Background: an optimization exercise with open tools, aiming at small area. Do not read the settings as production practice.
In this exercise RTL edits were held to simulation tests only and were not proved equivalent to the original.
Power and IR drop assume default switching activity.

===== design/flow/config.mk =====
export PLATFORM = sky130hd
export DESIGN_NAME = top
export DESIGN_NICKNAME = top
export VERILOG_FILES = /design/flow/design.v
export SDC_FILE = /design/flow/constraint.sdc
export NUM_CORES = 4
export LEC_CHECK = 0
export CAP_MARGIN = 20
export CORE_MARGIN = 2
export CORE_UTILIZATION = 40
export SLEW_MARGIN = 20

===== design/flow/run.sh =====
#!/bin/bash
# synth_recipe.tcl (not shown) runs the flow's synth.tcl, then flattens the netlist and writes it again
# the make line also repeats each setting of config.mk as NAME=value (left out here)
make -C /OpenROAD-flow-scripts/flow DESIGN_CONFIG=/design/flow/config.mk WORK_HOME=/design/flow/orfs CLKGATE_MAP_FILE= SYNTH_SCRIPT=/design/flow/synth_recipe.tcl finish

===== design/flow/design.v =====
module CLBP
#(
    parameter INT_WIDTH     = 9,
    parameter FRAC_WIDTH    = 16
)
(
    input                                       clk,
    input                                       rst,
    input                                       enable,
    output reg  [11:0]                          gray_addr,
    output reg                                  gray_OE,
    input       [7:0]                           gray_data,
    output reg  [11:0]                          lbp_addr,
    output reg                                  lbp_WEN,
    output reg  [7:0]                           lbp_data,
    output reg  [(INT_WIDTH+FRAC_WIDTH)-1:0]    theta,  
    output reg                                  theta_valid,
    input       [(INT_WIDTH+FRAC_WIDTH)-1:0]    cos_data,
    input                                       cos_valid,
    input       [(INT_WIDTH+FRAC_WIDTH)-1:0]    sin_data,
    input                                       sin_valid,
    output reg                                  finish
    );  
    parameter state_bit = 4;
    reg [state_bit-1:0] cur_state;
    reg [state_bit-1:0] next_state;
    localparam [state_bit-1:0] UNENABLE = 4'd0;
    localparam [state_bit-1:0] READY = 4'd1;
    localparam [state_bit-1:0] WAIT_AND_READ = 4'd2;
    localparam [state_bit-1:0] BILINEAR_INTERPOLATION = 4'd3;
    localparam [state_bit-1:0] WRITE = 4'd4;
    localparam [state_bit-1:0] FINISH = 4'd5;
    reg [11:0] addr;
    reg [7:0] center_value;
    reg [3:0] counter;
    reg [2:0] k;
    reg signed [(INT_WIDTH+FRAC_WIDTH)-1:0] rx;
    reg signed [(INT_WIDTH+FRAC_WIDTH)-1:0] ry;
    reg signed [(INT_WIDTH+FRAC_WIDTH)-1:0] x_1;
    reg signed [(INT_WIDTH+FRAC_WIDTH)-1:0] x_2;
    reg signed [(INT_WIDTH+FRAC_WIDTH)-1:0] y_1;
    reg signed [(INT_WIDTH+FRAC_WIDTH)-1:0] y_2;
    reg signed [(INT_WIDTH+FRAC_WIDTH)-1:0] tx;
    reg signed [(INT_WIDTH+FRAC_WIDTH)-1:0] ty;
    reg signed [((INT_WIDTH+FRAC_WIDTH)*2)-1:0] w;  
    reg signed [((INT_WIDTH+FRAC_WIDTH)*2+8)-1:0] neighbor;  
    parameter [(INT_WIDTH+FRAC_WIDTH)-1:0] PI = 25'd205887;
    parameter signed [(INT_WIDTH+FRAC_WIDTH)-1:0] ONE = 25'd65536;
    parameter signed [(INT_WIDTH+FRAC_WIDTH)-1:0] ZERO = 25'd0;
	always @(posedge clk or posedge rst) begin
        if (rst) begin
            cur_state <= UNENABLE;
            addr <= 12'd0;
            gray_addr <= 12'd0;
            gray_OE <= 1'd0;
            lbp_addr <= 12'd0;
            lbp_WEN <= 1'd0;
            lbp_data <= 8'd0;
			theta_valid<= 1'd0;
            finish <= 1'd0;
        end
        else begin
            cur_state <= next_state;
            case (cur_state)
                UNENABLE: begin
                    addr <= 12'd0;
                    gray_addr <= 12'd0;
                    gray_OE <= 1'd0;
                    lbp_addr <= 12'd0;
                    lbp_WEN <= 1'd0;
                    lbp_data <= 8'd0;
                    theta_valid<= 1'd0;
                    finish <= 1'd0;
                end
                READY: begin
                    center_value <= 8'd0;  
                    gray_addr <= addr;
                    gray_OE <= 1'd1;
                    theta <= 25'd0;
                    theta_valid <= 1'd0;
                    lbp_addr <= 12'd0;
                    lbp_WEN <= 1'd0;
                    lbp_data <= 8'd0;
                    counter <= 4'd0;
                    k <= 3'd0;
                end
                WAIT_AND_READ: begin
                    if (counter == 4'd1) begin 
                        counter <= 4'd0;  
						center_value <= gray_data;
                    end
                    else
                        counter <= 4'd1;  
                end
                BILINEAR_INTERPOLATION: begin
                    if (counter == 4'd11)
                        counter <= 4'd0;
                    else
                        counter <= counter + 4'd1;
                    case (counter)
                        4'd0: begin
                            theta_valid <= 1'd1;
                            theta <= ((PI << 1) * k) >>> 3;
                            neighbor <= 58'd0;
                        end
                        4'd2: begin
                            if (cos_data == 25'd65535) 
                                rx <= ONE;
                            else if (cos_data == -25'd65535) 
                                rx <= -ONE;
                            else 
                                rx <= cos_data;
                            if (sin_data == 25'd65535) 
                                ry <= ONE;
                            else if (sin_data == -25'd65535)
                                ry <= -ONE;
                            else 
                                ry <= sin_data;
                        end
                        4'd3: begin
                            rx <= rx * 3'd3;  
                            ry <= -(ry * 3'd3);  
                        end
                        4'd4: begin
                            x_1 <= {rx[24:16], 16'd0};
                            x_2 <= (rx[15:0]) ? {rx[24:16] + 9'd1, 16'd0} : rx;
                            y_1 <= {ry[24:16], 16'd0};
                            y_2 <= (ry[15:0]) ? {ry[24:16] + 9'd1, 16'd0} : ry;
                        end
                        4'd5: begin
                            if (x_1[24] == 1'd0 && y_1[24] == 1'd0) begin
                                gray_addr <= addr + {y_1[21:16], x_1[21:16]};
                            end
                            else if (x_1[24] == 1'd1 && y_1[24] == 1'd0) begin
                                gray_addr <= addr + {y_1[21:16], 6'd0} - {4'd0, (~x_1[23:16]+8'd1)};
                            end
                            else if (x_1[24] == 1'd0 && y_1[24] == 1'd1) begin
                                gray_addr <= addr - {(~y_1[23:16]+8'd1) << 6} + {6'd0, x_1[21:16]};
                            end
                            else begin
                                gray_addr <= addr - {(~y_1[23:16]+8'd1) << 6} - {4'd0, (~x_1[23:16]+8'd1)};
                            end
                            tx <= rx - x_1;
                            ty <= ry - y_1;
                        end
                        4'd6: begin
                            if (x_1[24] == 1'd0 && y_2[24] == 1'd0) begin
                                gray_addr <= addr + {y_2[21:16], x_1[21:16]};
                            end
                            else if (x_1[24] == 1'd1 && y_2[24] == 1'd0) begin
                                gray_addr <= addr + {y_2[21:16], 6'd0} - {4'd0, (~x_1[23:16]+8'd1)};
                            end
                            else if (x_1[24] == 1'd0 && y_2[24] == 1'd1) begin
                                gray_addr <= addr - {(~y_2[23:16]+8'd1) << 6} + {6'd0, x_1[21:16]};
                            end
                            else begin
                                gray_addr <= addr - {(~y_2[23:16]+8'd1) << 6} - {4'd0, (~x_1[23:16]+8'd1)};
                            end
                            w <= {25'd0, (ONE - tx)} * {25'd0, (ONE - ty)};
                        end
                        4'd7: begin
                            if (x_2[24] == 1'd0 && y_1[24] == 1'd0) begin
                                gray_addr <= addr + {y_1[21:16], x_2[21:16]};
                            end
                            else if (x_2[24] == 1'd1 && y_1[24] == 1'd0) begin
                                gray_addr <= addr + {y_1[21:16], 6'd0} - {4'd0, (~x_2[23:16]+8'd1)};
                            end
                            else if (x_2[24] == 1'd0 && y_1[24] == 1'd1) begin
                                gray_addr <= addr - {(~y_1[23:16]+8'd1) << 6} + {6'd0, x_2[21:16]};
                            end
                            else begin
                                gray_addr <= addr - {(~y_1[23:16]+8'd1) << 6} - {4'd0, (~x_2[23:16]+8'd1)};
                            end
                            neighbor <= neighbor + gray_data * w[40:16];
                            w <= {25'd0, tx} * {25'd0, (ONE - ty)};
                        end
                        4'd8: begin
                            if (x_2[24] == 1'd0 && y_2[24] == 1'd0) begin
                                gray_addr <= addr + {y_2[21:16], x_2[21:16]};
                            end
                            else if (x_2[24] == 1'd1 && y_2[24] == 1'd0) begin
                                gray_addr <= addr + {y_2[21:16], 6'd0} - {4'd0, (~x_2[23:16]+8'd1)};
                            end
                            else if (x_2[24] == 1'd0 && y_2[24] == 1'd1) begin
                                gray_addr <= addr - {(~y_2[23:16]+8'd1) << 6} + {6'd0, x_2[21:16]};
                            end
                            else begin
                                gray_addr <= addr - {(~y_2[23:16]+8'd1) << 6} - {4'd0, (~x_2[23:16]+8'd1)};
                            end
                            neighbor <= neighbor + gray_data * w[40:16];
                            w <= {25'd0, (ONE - tx)} * {25'd0, ty};
                        end
                        4'd9: begin
                            neighbor <= neighbor + gray_data * w[40:16];
                            w <= {25'd0, tx} * {25'd0, ty};
                        end
                        4'd10: begin
                            neighbor <= neighbor + gray_data * w[40:16]; 
                        end
                        4'd11: begin
                            if (neighbor[15]) begin
                                if ((neighbor[23:16]+8'd1) >= center_value)
                                    lbp_data[k] <= 1'd1;
                            end
                            else begin
                                if (neighbor[23:16] >= center_value)
                                    lbp_data[k] <= 1'd1;
                            end
                            if (k < 3'd7) begin
                                k <= k + 3'd1;
                            end
						end
						default: begin
						end
                    endcase
                end
                WRITE: begin
                    if (k == 3'd0) begin
                        lbp_WEN <= 1'd1;
                        lbp_data <= 8'd0;
                        lbp_addr <= addr;
                    end
                    else begin
                        lbp_WEN <= 1'd1;
                        lbp_addr <= addr;
                    end
                    addr <= addr + 12'd1;
                end
                FINISH: begin
                    finish <= 1'd1;
                end
            endcase
        end
    end
    always @(*) begin
        case (cur_state)
            UNENABLE: begin
                if (enable) 
                    next_state = READY;
                else
                    next_state = UNENABLE;
            end
            READY: begin
                if (addr[11:6] == 6'd0  || addr[11:6] == 6'd1  || addr[11:6] == 6'd2 ||
                        addr[5:0] == 6'd0   || addr[5:0] == 6'd1   || addr[5:0] == 6'd2  || 
                        addr[5:0] == 6'd61  || addr[5:0] == 6'd62  || addr[5:0] == 6'd63 || 
                        addr[11:6] == 6'd61 || addr[11:6] == 6'd62 || addr[11:6] == 6'd63) begin
                    next_state = WRITE;
                end
                else begin
                    next_state = WAIT_AND_READ;
                end
            end
            WAIT_AND_READ: begin
                if (counter == 4'd1)
                    next_state = BILINEAR_INTERPOLATION;
                else
                    next_state = WAIT_AND_READ;
            end
            BILINEAR_INTERPOLATION: begin
                if (k == 3'd7 && counter == 4'd11)
                    next_state = WRITE;
                else
                    next_state = BILINEAR_INTERPOLATION;
            end
            WRITE: begin
                if (addr == 12'd4095) begin
                    next_state = FINISH;
                end 
                else begin
                    next_state = READY;
                end
            end
            FINISH: begin
                next_state = UNENABLE;
            end
            default: begin
                next_state = UNENABLE;
            end
        endcase
    end
endmodule
module HCU(
    input               clk,
    input               rst,
    input               mode,
    input               enable,
    input   [3:0]       gridX,
    input   [3:0]       gridY,
    output  reg         lbp_ren,
    output  reg [11:0]  lbp_addr,
    input       [7:0]   lbp_rdata,
    output  reg         hist_wen_train,
    output  reg [7:0]   hist_wdata_train,
    output  reg [20:0]  hist_addr_train, 
    output  reg         hist_ren_train,
    input   [7:0]       hist_rdata_train,
    output  reg         hist_wen_predict,
    output  reg [7:0]   hist_wdata_predict,
    output  reg [13:0]  hist_addr_predict,
    output  reg         hist_ren_predict,
    input   [7:0]       hist_rdata_predict,
    output  reg         done
    );
	parameter state_bit = 4;
    reg [state_bit-1:0] cur_state;
    reg [state_bit-1:0] next_state;
    localparam [state_bit-1:0] UNENABLE = 4'd0;
    localparam [state_bit-1:0] INITIAL_HIST = 4'd1;
    localparam [state_bit-1:0] INITIAL_HIST_ADDR = 4'd2;
    localparam [state_bit-1:0] INITIAL_HIST_END = 4'd3;
    localparam [state_bit-1:0] SEND_LBP_ADDR = 4'd4;
    localparam [state_bit-1:0] WAIT_LBP_DATA = 4'd5;
    localparam [state_bit-1:0] SEND_HIST_ADDR = 4'd6;
    localparam [state_bit-1:0] WAIT_HIST_DATA = 4'd7;
    localparam [state_bit-1:0] WRITE_HIST_DATA = 4'd8;
    localparam [state_bit-1:0] NEXT_ADDR = 4'd9;
    reg [11:0] lbp_addr_counter; 
    reg [20:0] hist_addr_counter; 
    always @(posedge clk or posedge rst) begin
        if (rst) begin
            cur_state <= UNENABLE;
            lbp_ren <= 1'd0;
            lbp_addr <= 12'd0;
            hist_wen_train <= 1'd0;
            hist_wdata_train <= 8'd0;
            hist_addr_train <= 21'd0;
            hist_ren_train <= 1'd0;
            hist_wen_predict <= 1'd0;
            hist_wdata_predict <= 8'd0;
            hist_addr_predict <= 14'd0;
            hist_ren_predict <= 1'd0;
            lbp_addr_counter <= 12'd0;
            hist_addr_counter <= 21'd0;
			done <= 1'd0;
        end
        else begin
            cur_state <= next_state;
            case (cur_state)
                UNENABLE: begin
                    lbp_ren <= 1'd0;
                    lbp_addr <= 12'd0;
                    done <= 1'd0;
                    if (mode) begin
                        hist_addr_counter <= 21'd0;
                        hist_addr_predict <= hist_addr_counter;
                    end
                    else begin
                        hist_addr_train <= hist_addr_counter;
                    end
                end
                INITIAL_HIST: begin
                    if (mode) begin
                        hist_wen_predict <= 1'd1;
                        hist_wdata_predict <= 8'd0;
                    end
                    else begin
                        hist_wen_train <= 1'd1;
                        hist_wdata_train <= 8'd0;
                    end
                end
                INITIAL_HIST_ADDR: begin
                    if (mode) begin
                        hist_addr_predict <= hist_addr_predict + 14'd1;
                    end
                    else begin
                        hist_addr_train <= hist_addr_train + 21'd1;
                    end
                end
                INITIAL_HIST_END: begin
                    if (mode) begin
                        hist_wen_predict <= 1'd0;
                    end
                    else begin
                        hist_wen_train <= 1'd0;
                    end
                end
                SEND_LBP_ADDR: begin
                    lbp_ren <= 1'd1;
                end
                SEND_HIST_ADDR: begin
                    lbp_ren <= 1'd0;
                    if (mode) begin
                        hist_addr_predict <= hist_addr_counter[13:0] + {6'd0, lbp_rdata}; 
                    end
                    else begin
                        hist_addr_train <= hist_addr_counter + {13'd0, lbp_rdata}; 
                    end
                end
                WAIT_HIST_DATA: begin
                    if (mode) begin
                        hist_ren_predict <= 1'd1;
                    end
                    else begin
                        hist_ren_train <= 1'd1;
                    end
                end
                WRITE_HIST_DATA: begin
                    if (mode) begin
                        hist_ren_predict <= 1'd0;
                        hist_wen_predict <= 1'd1;
                        hist_wdata_predict <= hist_rdata_predict + 8'd1;
                    end
                    else begin
                        hist_ren_train <= 1'd0;
                        hist_wen_train <= 1'd1;
                        hist_wdata_train <= hist_rdata_train + 8'd1;
                    end
                end
                NEXT_ADDR: begin
                    if (mode) begin
                        hist_wen_predict <= 1'd0; 
                    end
                    else begin
                        hist_wen_train <= 1'd0; 
                    end
                    if (lbp_addr == 12'd4095) begin 
                        lbp_addr <= lbp_addr + 12'd1;
                        lbp_addr_counter <= lbp_addr + 12'd1;
                        hist_addr_counter <= hist_addr_counter + 21'd256; 
                        done <= 1'd1;
                    end
                    else if (lbp_addr[8:0] == 9'd511) begin 
                        lbp_addr <= lbp_addr + 12'd1;
                        lbp_addr_counter <= lbp_addr + 12'd1;
                        hist_addr_counter <= hist_addr_counter + 21'd256; 
                    end
                    else if (lbp_addr[8:0] == lbp_addr_counter[8:0] + 9'd455) begin 
                        lbp_addr <= lbp_addr_counter + 12'd8;
                        lbp_addr_counter <= lbp_addr_counter + 12'd8;
                        hist_addr_counter <= hist_addr_counter + 21'd256; 
                    end
                    else if (lbp_addr[2:0] == lbp_addr_counter[2:0] + 3'd7) begin 
                        lbp_addr <= lbp_addr + 12'd57;
                    end
                    else begin 
                        lbp_addr <= lbp_addr + 12'd1;
                    end
                end
                default: ;
            endcase
        end
    end
    always @(*) begin
        case (cur_state)
            UNENABLE: begin
                if (enable) 
                    next_state = INITIAL_HIST;
                else
                    next_state = UNENABLE;
            end
            INITIAL_HIST: begin
                if (mode) begin
                    if (hist_addr_predict == 14'd16383) begin
                        next_state = INITIAL_HIST_END;
                    end
                    else begin
                        next_state = INITIAL_HIST_ADDR;
                    end
                end
                else begin
                    if (hist_addr_train == hist_addr_counter + 21'd16383) begin
                        next_state = INITIAL_HIST_END;
                    end
                    else begin
                        next_state = INITIAL_HIST_ADDR;
                    end
                end
            end
            INITIAL_HIST_ADDR: begin
                next_state = INITIAL_HIST;
            end
            INITIAL_HIST_END: begin
                next_state = SEND_LBP_ADDR;
            end
            SEND_LBP_ADDR: begin
                next_state = SEND_HIST_ADDR;
            end
            SEND_HIST_ADDR: begin
                next_state = WAIT_HIST_DATA;
            end
            WAIT_HIST_DATA: begin
                next_state = WRITE_HIST_DATA;
            end
            WRITE_HIST_DATA: begin
                next_state = NEXT_ADDR;
            end
            NEXT_ADDR: begin
                if (lbp_addr == 12'd4095) begin 
                    next_state = UNENABLE;
                end
                else begin
                    next_state = SEND_LBP_ADDR;
                end
            end
            default: begin
                next_state = UNENABLE;
            end
        endcase
    end
endmodule
module DCU(
    input               clk,
    input               rst,
    input               enable,
    input   [20:0]      hist_addr_offset,
    output  reg [20:0]  hist_addr_train,
    output  reg         hist_ren_train,
    input   [7:0]       hist_rdata_train, 
    output  reg [13:0]  hist_addr_predict,
    output  reg         hist_ren_predict,
    input   [7:0]       hist_rdata_predict, 
    output  reg [17:0]  distance, 
    output  reg         valid
);
    parameter state_bit = 3;
    reg [state_bit-1:0] cur_state;
    reg [state_bit-1:0] next_state;
    localparam [state_bit-1:0] UNENABLE = 3'd0;
    localparam [state_bit-1:0] INITIAL_HIST_ADDR = 3'd1;
    localparam [state_bit-1:0] WAIT_HIST_DATA = 3'd2;
    localparam [state_bit-1:0] CAL_DISTANCE = 3'd3;
    localparam [state_bit-1:0] FINISH = 3'd4;
    always @(posedge clk or posedge rst) begin
        if (rst) begin
            cur_state <= UNENABLE;
            hist_addr_train <= 21'd0;
            hist_ren_train <= 1'd0;
            hist_addr_predict <= 14'd0;
            hist_ren_predict <= 1'd0;
            distance <= 18'd0;
            valid <= 1'd0;
        end
        else begin
            cur_state <= next_state;
            case (cur_state)
                UNENABLE: begin
                    hist_addr_train <= 21'd0; 
                    hist_ren_train <= 1'd0;
                    hist_addr_predict <= 14'd0;
                    hist_ren_predict <= 1'd0;
                    distance <= 18'd0;
                    valid <= 1'd0;
                end
                INITIAL_HIST_ADDR: begin 
                    hist_addr_train <= hist_addr_offset;
                end
                WAIT_HIST_DATA: begin
                    hist_ren_train <= 1'd1;
                    hist_ren_predict <= 1'd1;
                end
                CAL_DISTANCE: begin
                    hist_addr_train <= hist_addr_train + 21'd1;
                    hist_ren_train <= 1'd0;
                    hist_addr_predict <= hist_addr_predict + 14'd1;
                    hist_ren_predict <= 1'd0;
                    distance <= distance + ((hist_rdata_predict - hist_rdata_train) * (hist_rdata_predict - hist_rdata_train));
                end
                FINISH: begin
                    valid <= 1'd1;
                end
                default: ;
            endcase
        end
    end
    always @(*) begin
        case (cur_state)
            UNENABLE: begin
                if (enable) begin
                    next_state = INITIAL_HIST_ADDR;
                end
                else begin
                    next_state = UNENABLE;
                end
            end
            INITIAL_HIST_ADDR: begin
                next_state = WAIT_HIST_DATA;
            end
            WAIT_HIST_DATA: begin 
                next_state = CAL_DISTANCE;
            end
            CAL_DISTANCE: begin
                if (hist_addr_predict == 14'd16383) begin
                    next_state = FINISH;
                end
                else begin
                    next_state = WAIT_HIST_DATA;
                end
            end
            FINISH: begin
                next_state = UNENABLE;
            end
            default: begin
                next_state = UNENABLE;
            end
        endcase
    end
endmodule   
module Comparator(
    input                   clk,
    input                   rst,
    input                   enable,
    input   [7:0]           histcount,
    input                   dcu_valid,
    input   [17:0]          distance,
    input   [4:0]           id,
    output  reg             id_ren,
    output  reg [7:0]       id_counter, 
    output  reg             dcu_enable,
    output  reg [4:0]       label,
    output  reg [17:0]      minDistance,
    output  reg [20:0]      hist_addr_offset,
    output  reg             done
);
    parameter state_bit = 3;
    reg [state_bit-1:0] cur_state;
    reg [state_bit-1:0] next_state;
    localparam [state_bit-1:0] UNENABLE = 3'd0;
    localparam [state_bit-1:0] DCU_ENABLE = 3'd1;
    localparam [state_bit-1:0] DCU_PROC = 3'd2;
    always @(posedge clk or posedge rst) begin
        if (rst) begin
            cur_state <= UNENABLE;
            id_ren <= 1'd0;
            id_counter <= 8'd0;
            label <= 5'd0;
            minDistance <= 18'd0;
            hist_addr_offset <= 21'd0;
            done <= 1'd0;
        end
        else begin
            cur_state <= next_state;
            case (cur_state)
                UNENABLE: begin
                    id_ren <= 1'd0;
                    id_counter <= 8'd0;
                    minDistance <= 18'd262143; 
                    hist_addr_offset <= 21'd0;
                    done <= 1'd0;
                end
                DCU_ENABLE: begin
                    hist_addr_offset <= {id_counter[6:0], 14'd0}; 
                    id_ren <= 1'd1;
                end
                DCU_PROC: begin
                    if (dcu_valid) begin
                        if (distance < minDistance) begin
                            minDistance <= distance; 
                            label <= id;
                        end
                        if (id_counter + 8'd1 == histcount) begin
                            done <= 1'd1;
                        end
                        id_ren <= 1'd0;
                        id_counter <= id_counter + 8'd1;
                    end
                end
                default: ;
            endcase
        end
    end
    always @(*) begin
        case (cur_state)
            UNENABLE: begin
                if (enable) begin
                    next_state = DCU_ENABLE;
                end
                else begin
                    next_state = UNENABLE;
                end
            end
            DCU_ENABLE: begin
                next_state = DCU_PROC;
            end
            DCU_PROC: begin
                if (dcu_valid) begin
                    if (id_counter + 8'd1 == histcount) begin
                        next_state = UNENABLE;
                    end
                    else begin
                        next_state = DCU_ENABLE;
                    end
                end
                else begin
                    next_state = DCU_PROC;
                end
            end
            default: next_state = UNENABLE;
        endcase
    end
    always @(*) begin
        case (cur_state)
            DCU_ENABLE: dcu_enable = 1'd1;
            default: dcu_enable = 1'd0;
        endcase
    end
endmodule
module Controller(
    input               clk,
    input               rst,
    input               mode,
    input               enable,
    input               valid,
    input   [4:0]       id,
    output  reg [7:0]   id_addr,
    output  reg [4:0]   id_wdata,
    output  reg         id_wen,
	output	reg			lbp_enable,
	input   			lbp_finish,
	output  reg			ram_clbp,
    input   [3:0]       gridX_i,     
    input   [3:0]       gridY_i,        
    output  reg         hcu_enable,
    output  reg [3:0]   gridX_o,
    output  reg [3:0]   gridY_o,  
    input               hcu_finish,      
    input               comparator_finish,
    output  reg         comparator_enable,
    output  reg         ram_comp
);
    parameter state_bit = 3;
    reg [state_bit-1:0] cur_state;
    reg [state_bit-1:0] next_state;
    localparam [state_bit-1:0] UNENABLE = 3'd0;
    localparam [state_bit-1:0] CLBP_ENABLE = 3'd1;
    localparam [state_bit-1:0] CLBP_PROC = 3'd2;
    localparam [state_bit-1:0] HCU_TRAIN_ENABLE = 3'd3;
    localparam [state_bit-1:0] HCU_TRAIN_PROC = 3'd4;
    localparam [state_bit-1:0] WAIT_ID_VALID = 3'd5;
    localparam [state_bit-1:0] COMPARATOR_ENABLE = 3'd6;
    localparam [state_bit-1:0] COMPARATOR_PROC = 3'd7;
    always @(posedge clk or posedge rst) begin
        if (rst) begin
            cur_state <= UNENABLE;
            gridX_o <= 4'd0; 
            gridY_o <= 4'd0; 
            id_addr <= 8'd0;
            id_wdata <= 5'd0;
            id_wen <= 1'd0;
        end
        else begin
            cur_state <= next_state;
            case (cur_state)
                UNENABLE: begin
                    gridX_o <= 4'd8; 
                    gridY_o <= 4'd8; 
                    id_wdata <= id; 
                end
                CLBP_ENABLE: begin
                    if (mode == 1'd0) begin
                        id_wen <= 1'd1;
                    end
                end
                CLBP_PROC: begin
                    if (mode == 1'd0) begin
                        id_wen <= 1'd0;
                    end
                end
                HCU_TRAIN_ENABLE: begin
                    if (mode == 1'd0) begin
                        id_addr <= id_addr + 8'd1;
                    end
                end
                HCU_TRAIN_PROC: begin
                end
                WAIT_ID_VALID: begin
                    id_wdata <= id; 
                end
                COMPARATOR_ENABLE: begin
                end
                COMPARATOR_PROC: begin
                end
                default: ;
            endcase
        end
    end
    always @(*) begin
        case (cur_state)
            UNENABLE: begin
                if (enable) begin
                    next_state = CLBP_ENABLE;
                end
                else begin
                    next_state = UNENABLE;
                end
            end
            CLBP_ENABLE: begin
				next_state = CLBP_PROC;
            end
            CLBP_PROC: begin
                if (lbp_finish) begin
                    next_state = HCU_TRAIN_ENABLE;
                end
                else begin
                    next_state = CLBP_PROC;
                end
            end
            HCU_TRAIN_ENABLE: begin
                next_state = HCU_TRAIN_PROC;
            end
            HCU_TRAIN_PROC: begin
                if (hcu_finish) begin
                    next_state = WAIT_ID_VALID;
                end
                else begin
                    next_state = HCU_TRAIN_PROC;
                end
            end
            WAIT_ID_VALID: begin
                if (mode) begin
                    next_state = COMPARATOR_ENABLE;
                end
                else begin
                    next_state = CLBP_ENABLE;
                end
            end
            COMPARATOR_ENABLE: begin
                next_state = COMPARATOR_PROC;
            end
            COMPARATOR_PROC: begin
                if (comparator_finish) begin
                    next_state = CLBP_ENABLE;
                end
                else begin
                    next_state = COMPARATOR_PROC;
                end
            end
            default: next_state = UNENABLE;
        endcase
    end
    always @(*) begin
        case (cur_state)
            CLBP_ENABLE: begin
                lbp_enable = 1'd1;
            end
            default: begin
                lbp_enable = 1'd0;
            end
        endcase
    end
    always @(*) begin
        case (cur_state)
            HCU_TRAIN_ENABLE, HCU_TRAIN_PROC: ram_clbp = 1'd1;
            default: ram_clbp = 1'd0;
        endcase
    end
    always @(*) begin
        case (cur_state)
            HCU_TRAIN_ENABLE: hcu_enable = 1'd1;
            default: hcu_enable = 1'd0;
        endcase
    end
    always @(*) begin
        case (cur_state)
            COMPARATOR_ENABLE: comparator_enable = 1'd1;
            default: comparator_enable = 1'd0;
        endcase
    end
    always @(*) begin
        case (cur_state)
            COMPARATOR_ENABLE, COMPARATOR_PROC: ram_comp = 1'd1;
            default: ram_comp = 1'd0;
        endcase
    end
endmodule
module top(
    input           clk,
    input           rst,
    input           enable,
    input           mode,
    input           valid, 
    input   [4:0]   id,
    input   [3:0]   gridX,
    input   [3:0]   gridY,
	output 	[11:0]	gray_addr,
	output			gray_ren,
	input	[7:0]	gray_rdata,
    output  [11:0]  lbp_addr,
    output          lbp_wen,
	output			lbp_ren,
    input   [7:0]   lbp_rdata,
	output	[7:0] 	lbp_wdata,
	output	[24:0]	theta,
	output			theta_valid,
	input	[24:0]	cos_data,
	input			cos_valid,
	input	[24:0]	sin_data,
	input			sin_valid,
	output			lbp_finish,
    output  [7:0]   id_addr,
    output  [4:0]   id_wdata,
    output          id_wen,
    output          id_ren,
    input   [4:0]   id_rdata,
    output  [20:0]  hist_addr_train,
    output  [7:0]   hist_wdata_train,
    output          hist_wen_train,
    output          hist_ren_train,
    input   [7:0]   hist_rdata_train,
    output  [13:0]  hist_addr_predict,
    output  [7:0]   hist_wdata_predict,
    output          hist_wen_predict,
    output          hist_ren_predict,
    input   [7:0]   hist_rdata_predict,  
    output          hcu_finish,
    output          done,
    output  [4:0]   label,
    output  [17:0]  minDistance
);
    wire clbp_enable;
    wire [11:0] clbp_lbp_addr;
    wire clbp_lbp_wen;
    wire [7:0] clbp_lbp_wdata;
    wire hcu_enable;
    wire hcu_lbp_ren;
    wire [11:0] hcu_lbp_addr;
    wire [20:0] hcu_hist_addr_train;
    wire hcu_hist_ren_train;
    wire [13:0] hcu_hist_addr_predict;
    wire hcu_hist_ren_predict;
    wire [3:0] gridX_o;
    wire [3:0] gridY_o;
    wire dcu_enable;
    wire [20:0] dcu_hist_addr_train;
    wire dcu_hist_ren_train;
    wire [13:0] dcu_hist_addr_predict;
    wire dcu_hist_ren_predict;
    wire comparator_finish;
    wire comparator_enable;
    wire ram_comp;
    wire ram_clbp;
    wire [7:0] controller_id_addr;
    wire [7:0] comparator_id_addr;
    wire [20:0] hist_addr_offset;
    wire [17:0] distance;
    wire dcu_valid;
    CLBP M1(.clk(clk), .rst(rst), .enable(clbp_enable), 
            .gray_addr(gray_addr), .gray_OE(gray_ren), .gray_data(gray_rdata),
            .lbp_addr(clbp_lbp_addr), .lbp_WEN(clbp_lbp_wen), .lbp_data(clbp_lbp_wdata), 
            .theta(theta), .theta_valid(theta_valid),
            .cos_data(cos_data), .cos_valid(cos_valid), .sin_data(sin_data), .sin_valid(sin_valid),
            .finish(lbp_finish));
    HCU M2(.clk(clk), .rst(rst), .mode(mode), .enable(hcu_enable), .gridX(gridX_o), .gridY(gridY_o), 
           .lbp_ren(hcu_lbp_ren), .lbp_addr(hcu_lbp_addr), .lbp_rdata(lbp_rdata), 
           .hist_wen_train(hist_wen_train), .hist_wdata_train(hist_wdata_train), .hist_addr_train(hcu_hist_addr_train), .hist_ren_train(hcu_hist_ren_train), .hist_rdata_train(hist_rdata_train),
           .hist_wen_predict(hist_wen_predict), .hist_wdata_predict(hist_wdata_predict), .hist_addr_predict(hcu_hist_addr_predict), .hist_ren_predict(hcu_hist_ren_predict), .hist_rdata_predict(hist_rdata_predict),
           .done(hcu_finish));
    Controller M3(.clk(clk), .rst(rst), .mode(mode), .enable(enable), .valid(valid),
                  .id(id), .id_addr(controller_id_addr), .id_wdata(id_wdata), .id_wen(id_wen),
                  .lbp_enable(clbp_enable), .lbp_finish(lbp_finish), .ram_clbp(ram_clbp),
                  .gridX_i(gridX), .gridY_i(gridY), .hcu_enable(hcu_enable), .gridX_o(gridX_o), .gridY_o(gridY_o), .hcu_finish(hcu_finish),      
                  .comparator_finish(done), .comparator_enable(comparator_enable), .ram_comp(ram_comp));
    DCU M4(.clk(clk), .rst(rst), .enable(dcu_enable), .hist_addr_offset(hist_addr_offset),
           .hist_addr_train(dcu_hist_addr_train), .hist_ren_train(dcu_hist_ren_train), .hist_rdata_train(hist_rdata_train),
           .hist_addr_predict(dcu_hist_addr_predict), .hist_ren_predict(dcu_hist_ren_predict), .hist_rdata_predict(hist_rdata_predict), 
           .distance(distance), .valid(dcu_valid));
    Comparator M5(.clk(clk), .rst(rst), .enable(comparator_enable),
                  .histcount(controller_id_addr), .dcu_valid(dcu_valid), .distance(distance),
                  .id(id_rdata), .id_ren(id_ren), .id_counter(comparator_id_addr), 
                  .dcu_enable(dcu_enable), .label(label), .minDistance(minDistance), .hist_addr_offset(hist_addr_offset), .done(done));
    assign lbp_addr = (ram_clbp) ? hcu_lbp_addr : clbp_lbp_addr;
    assign lbp_wen = (ram_clbp) ? 1'd0 : clbp_lbp_wen;
    assign lbp_wdata = (ram_clbp) ? 8'd0 : clbp_lbp_wdata;
    assign lbp_ren = (ram_clbp) ? hcu_lbp_ren : 1'd0;
    assign hist_addr_train = (ram_comp) ? dcu_hist_addr_train : hcu_hist_addr_train;
    assign hist_ren_train = (ram_comp) ? dcu_hist_ren_train : hcu_hist_ren_train;
    assign hist_addr_predict = (ram_comp) ? dcu_hist_addr_predict : hcu_hist_addr_predict;
    assign hist_ren_predict = (ram_comp) ? dcu_hist_ren_predict : hcu_hist_ren_predict;
    assign id_addr = (ram_comp) ? comparator_id_addr : controller_id_addr;
endmodule

===== design/flow/constraint.sdc =====
create_clock -name core_clock -period 12.0 [get_ports {clk}]
set_input_delay 2.4000 -clock core_clock [delete_from_list [all_inputs] [get_ports {clk}]]
set_output_delay 2.4000 -clock core_clock [all_outputs]
set_load 0.01 [all_outputs]

Fig. 1: clock wiring as the flow saved it
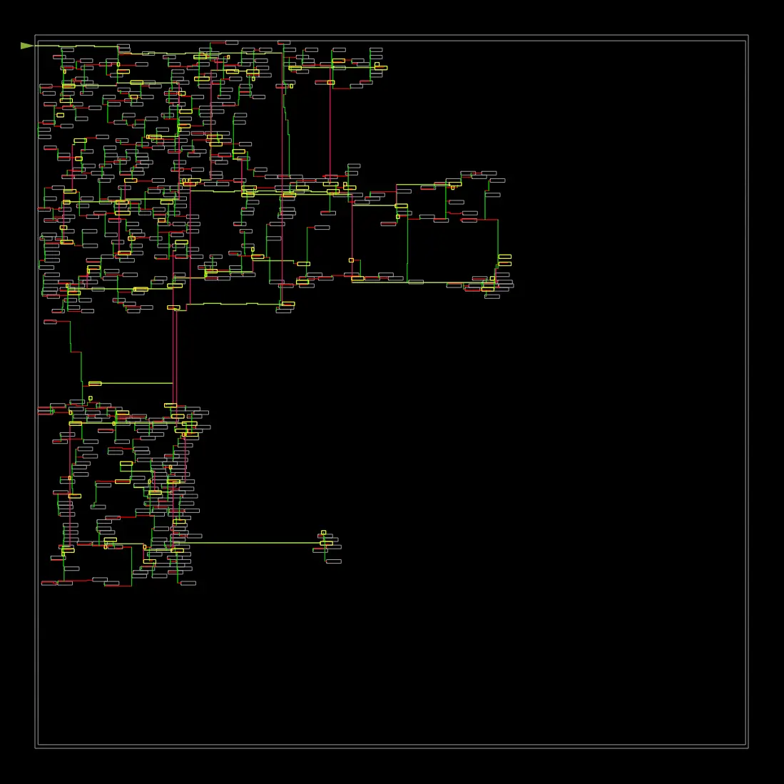
Clock Sinks: 476
Clk. pwr: 1920 µW
clock buf count: 80
Seq Cell Count: 476
clock insertion delay at the later pin of the skew report: 0.70 ns

Fig. 2: signal wires on met3
Drawn at 1 px/µm. Cells faint in the background.
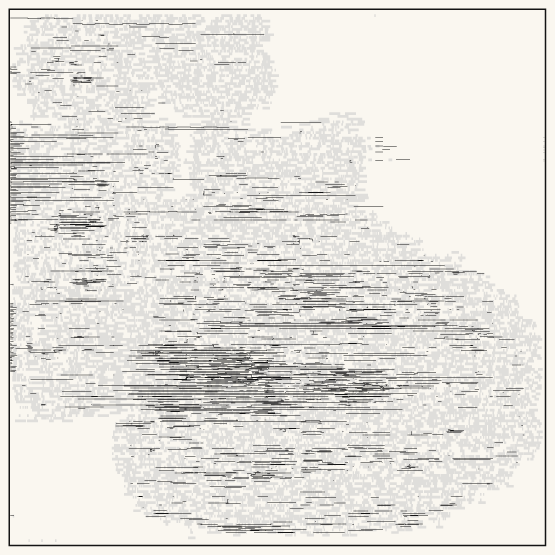
nets with wire on the layer: 870
share of all routed wire: 8.0%
longest straight run: 262 µm
met3 Usage GRT: 0.0407
wirelength, routed: 342000 µm

==> impl_metrics.ini <==
[outcome]
status = complete, no violations

[logic_synthesis]
yosys.area_share.simple = 0.158
synth_top_family_by_area = adder cells
yosysTopAreaCellShare = 0.381
postSynthCellCount = 12700
synth_edf_count = 210
seq_area_frac_synth = 0.115
syn_area_um2 = 113000

[finish]
final_nets = 15800
clock_area_frac = 0.0170
inv_count = 2549
seqCellArea_um2 = 13000
syn2layout_area_growth_pct = 8.21
largest_class = multi-input gates
drive_gt1_frac = 0.0420
diodes = 0

[setup_path]
rr_endpoint = M1.w[36]$_DFFE_PP_
crit_arrival_ns = 11.83
crit_required_ns = 12.34
critPathMaxStageDelay_ns = 0.90
critPathLaunchType = flop
cp-endpoint = M1.w[36]$_DFFE_PP_
cp_max_fo = 15
cp-startpoint = M1.ty[0]$_DFFE_PP_
rrSetupSlack_ns = 0.51

[min_path]
min_to = M1.ty[7]$_DFFE_PP_
min_path_cells = 0
min_from = M1.ry[7]$_DFFE_PP_

[drt]
firstDrtPassIters = 6
via_per_inst = 5.28
drc_errors = 0
wl_per_cell_um = 20.9
wl_met1_um = 148000
route.met2.wl_um = 151000

[sta]
hold_viol = 0
slew_viol_final = 0
tns_ns = 0
period_minus_slack_ns = 11.49

[pwr]
p_seq_uw = 2160
comb_power_share = 0.636
leakagePower_uw = 0.0593
p_sw_frac = 0.441
maxPowerGroup = combinational logic
pwr_density_cell_nw_per_um2 = 91.8
power.total_uw = 11200

[grt]
grt_pass1_vias = 89000
gr-usage-met2 = 0.378

[die]
start_util = 0.403
nWellTaps = 3724

[cts]
clk_path_buf_depth = 3
Fig. 3: power grid
Drawn at 1 px/µm. Pins as bars on the die edge.
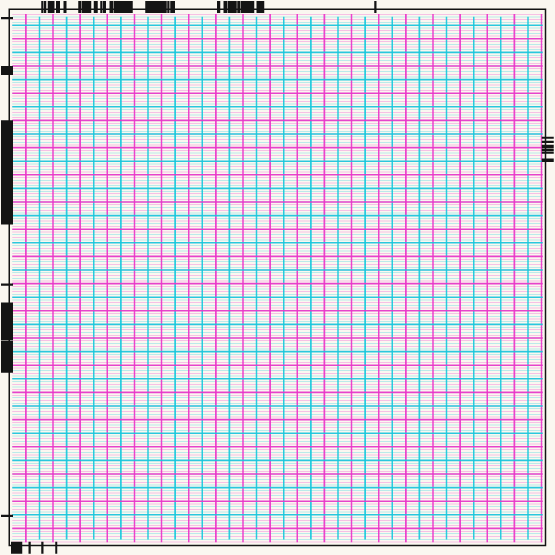
legend:
  VDD:
    colour: cyan
  VSS:
    colour: magenta
rows: 194
met5 straps: 38
Die X: 535 µm
chip height: 535 µm
Core Box Area: 280000 µm²
worst vdd ir: 0.000773 V

Fig. 4: routing view
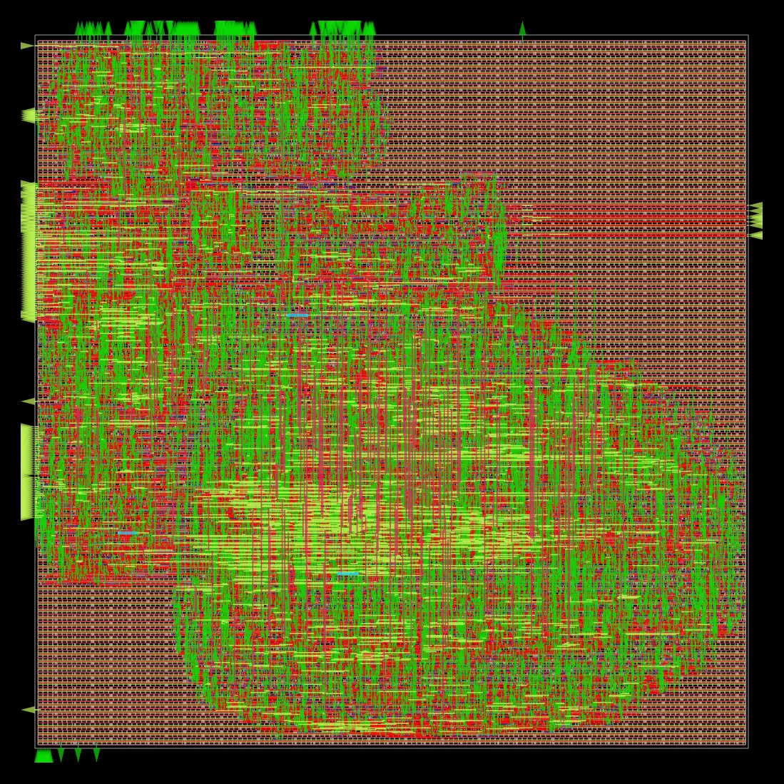
met3 WL post-DR: 27300 µm
gr usage total: 0.243
via count: 86600

==> port drivers added, routing unchanged <==
In the flow no input, the clock included, has a driving cell. The finished layout below was timed again as built, in two steps. Step 1 assumes that a clkbuf_16 drives the clock port and a buf_2 every other input. Step 2 times the ports against the registers' clock, not the clock port: input delays grow and output delays shrink by t, the midpoint of the rising clock arrivals with the driver on. a / b / c = ideal / step 1 / step 2; a / b = the first two.
t (ns): 0.746
setup WS [ns]: 0.511 / 0.511 / 0.511
worst setup path at the end: register to register
worst data-port slew with drivers (ns): 0.16
pins driven straight from the clock port: 1
After both steps setup and hold are still met in this run. For this run, drivers alone change the setup slack by 0.000 ns; drivers and shift together by 0.000 ns.
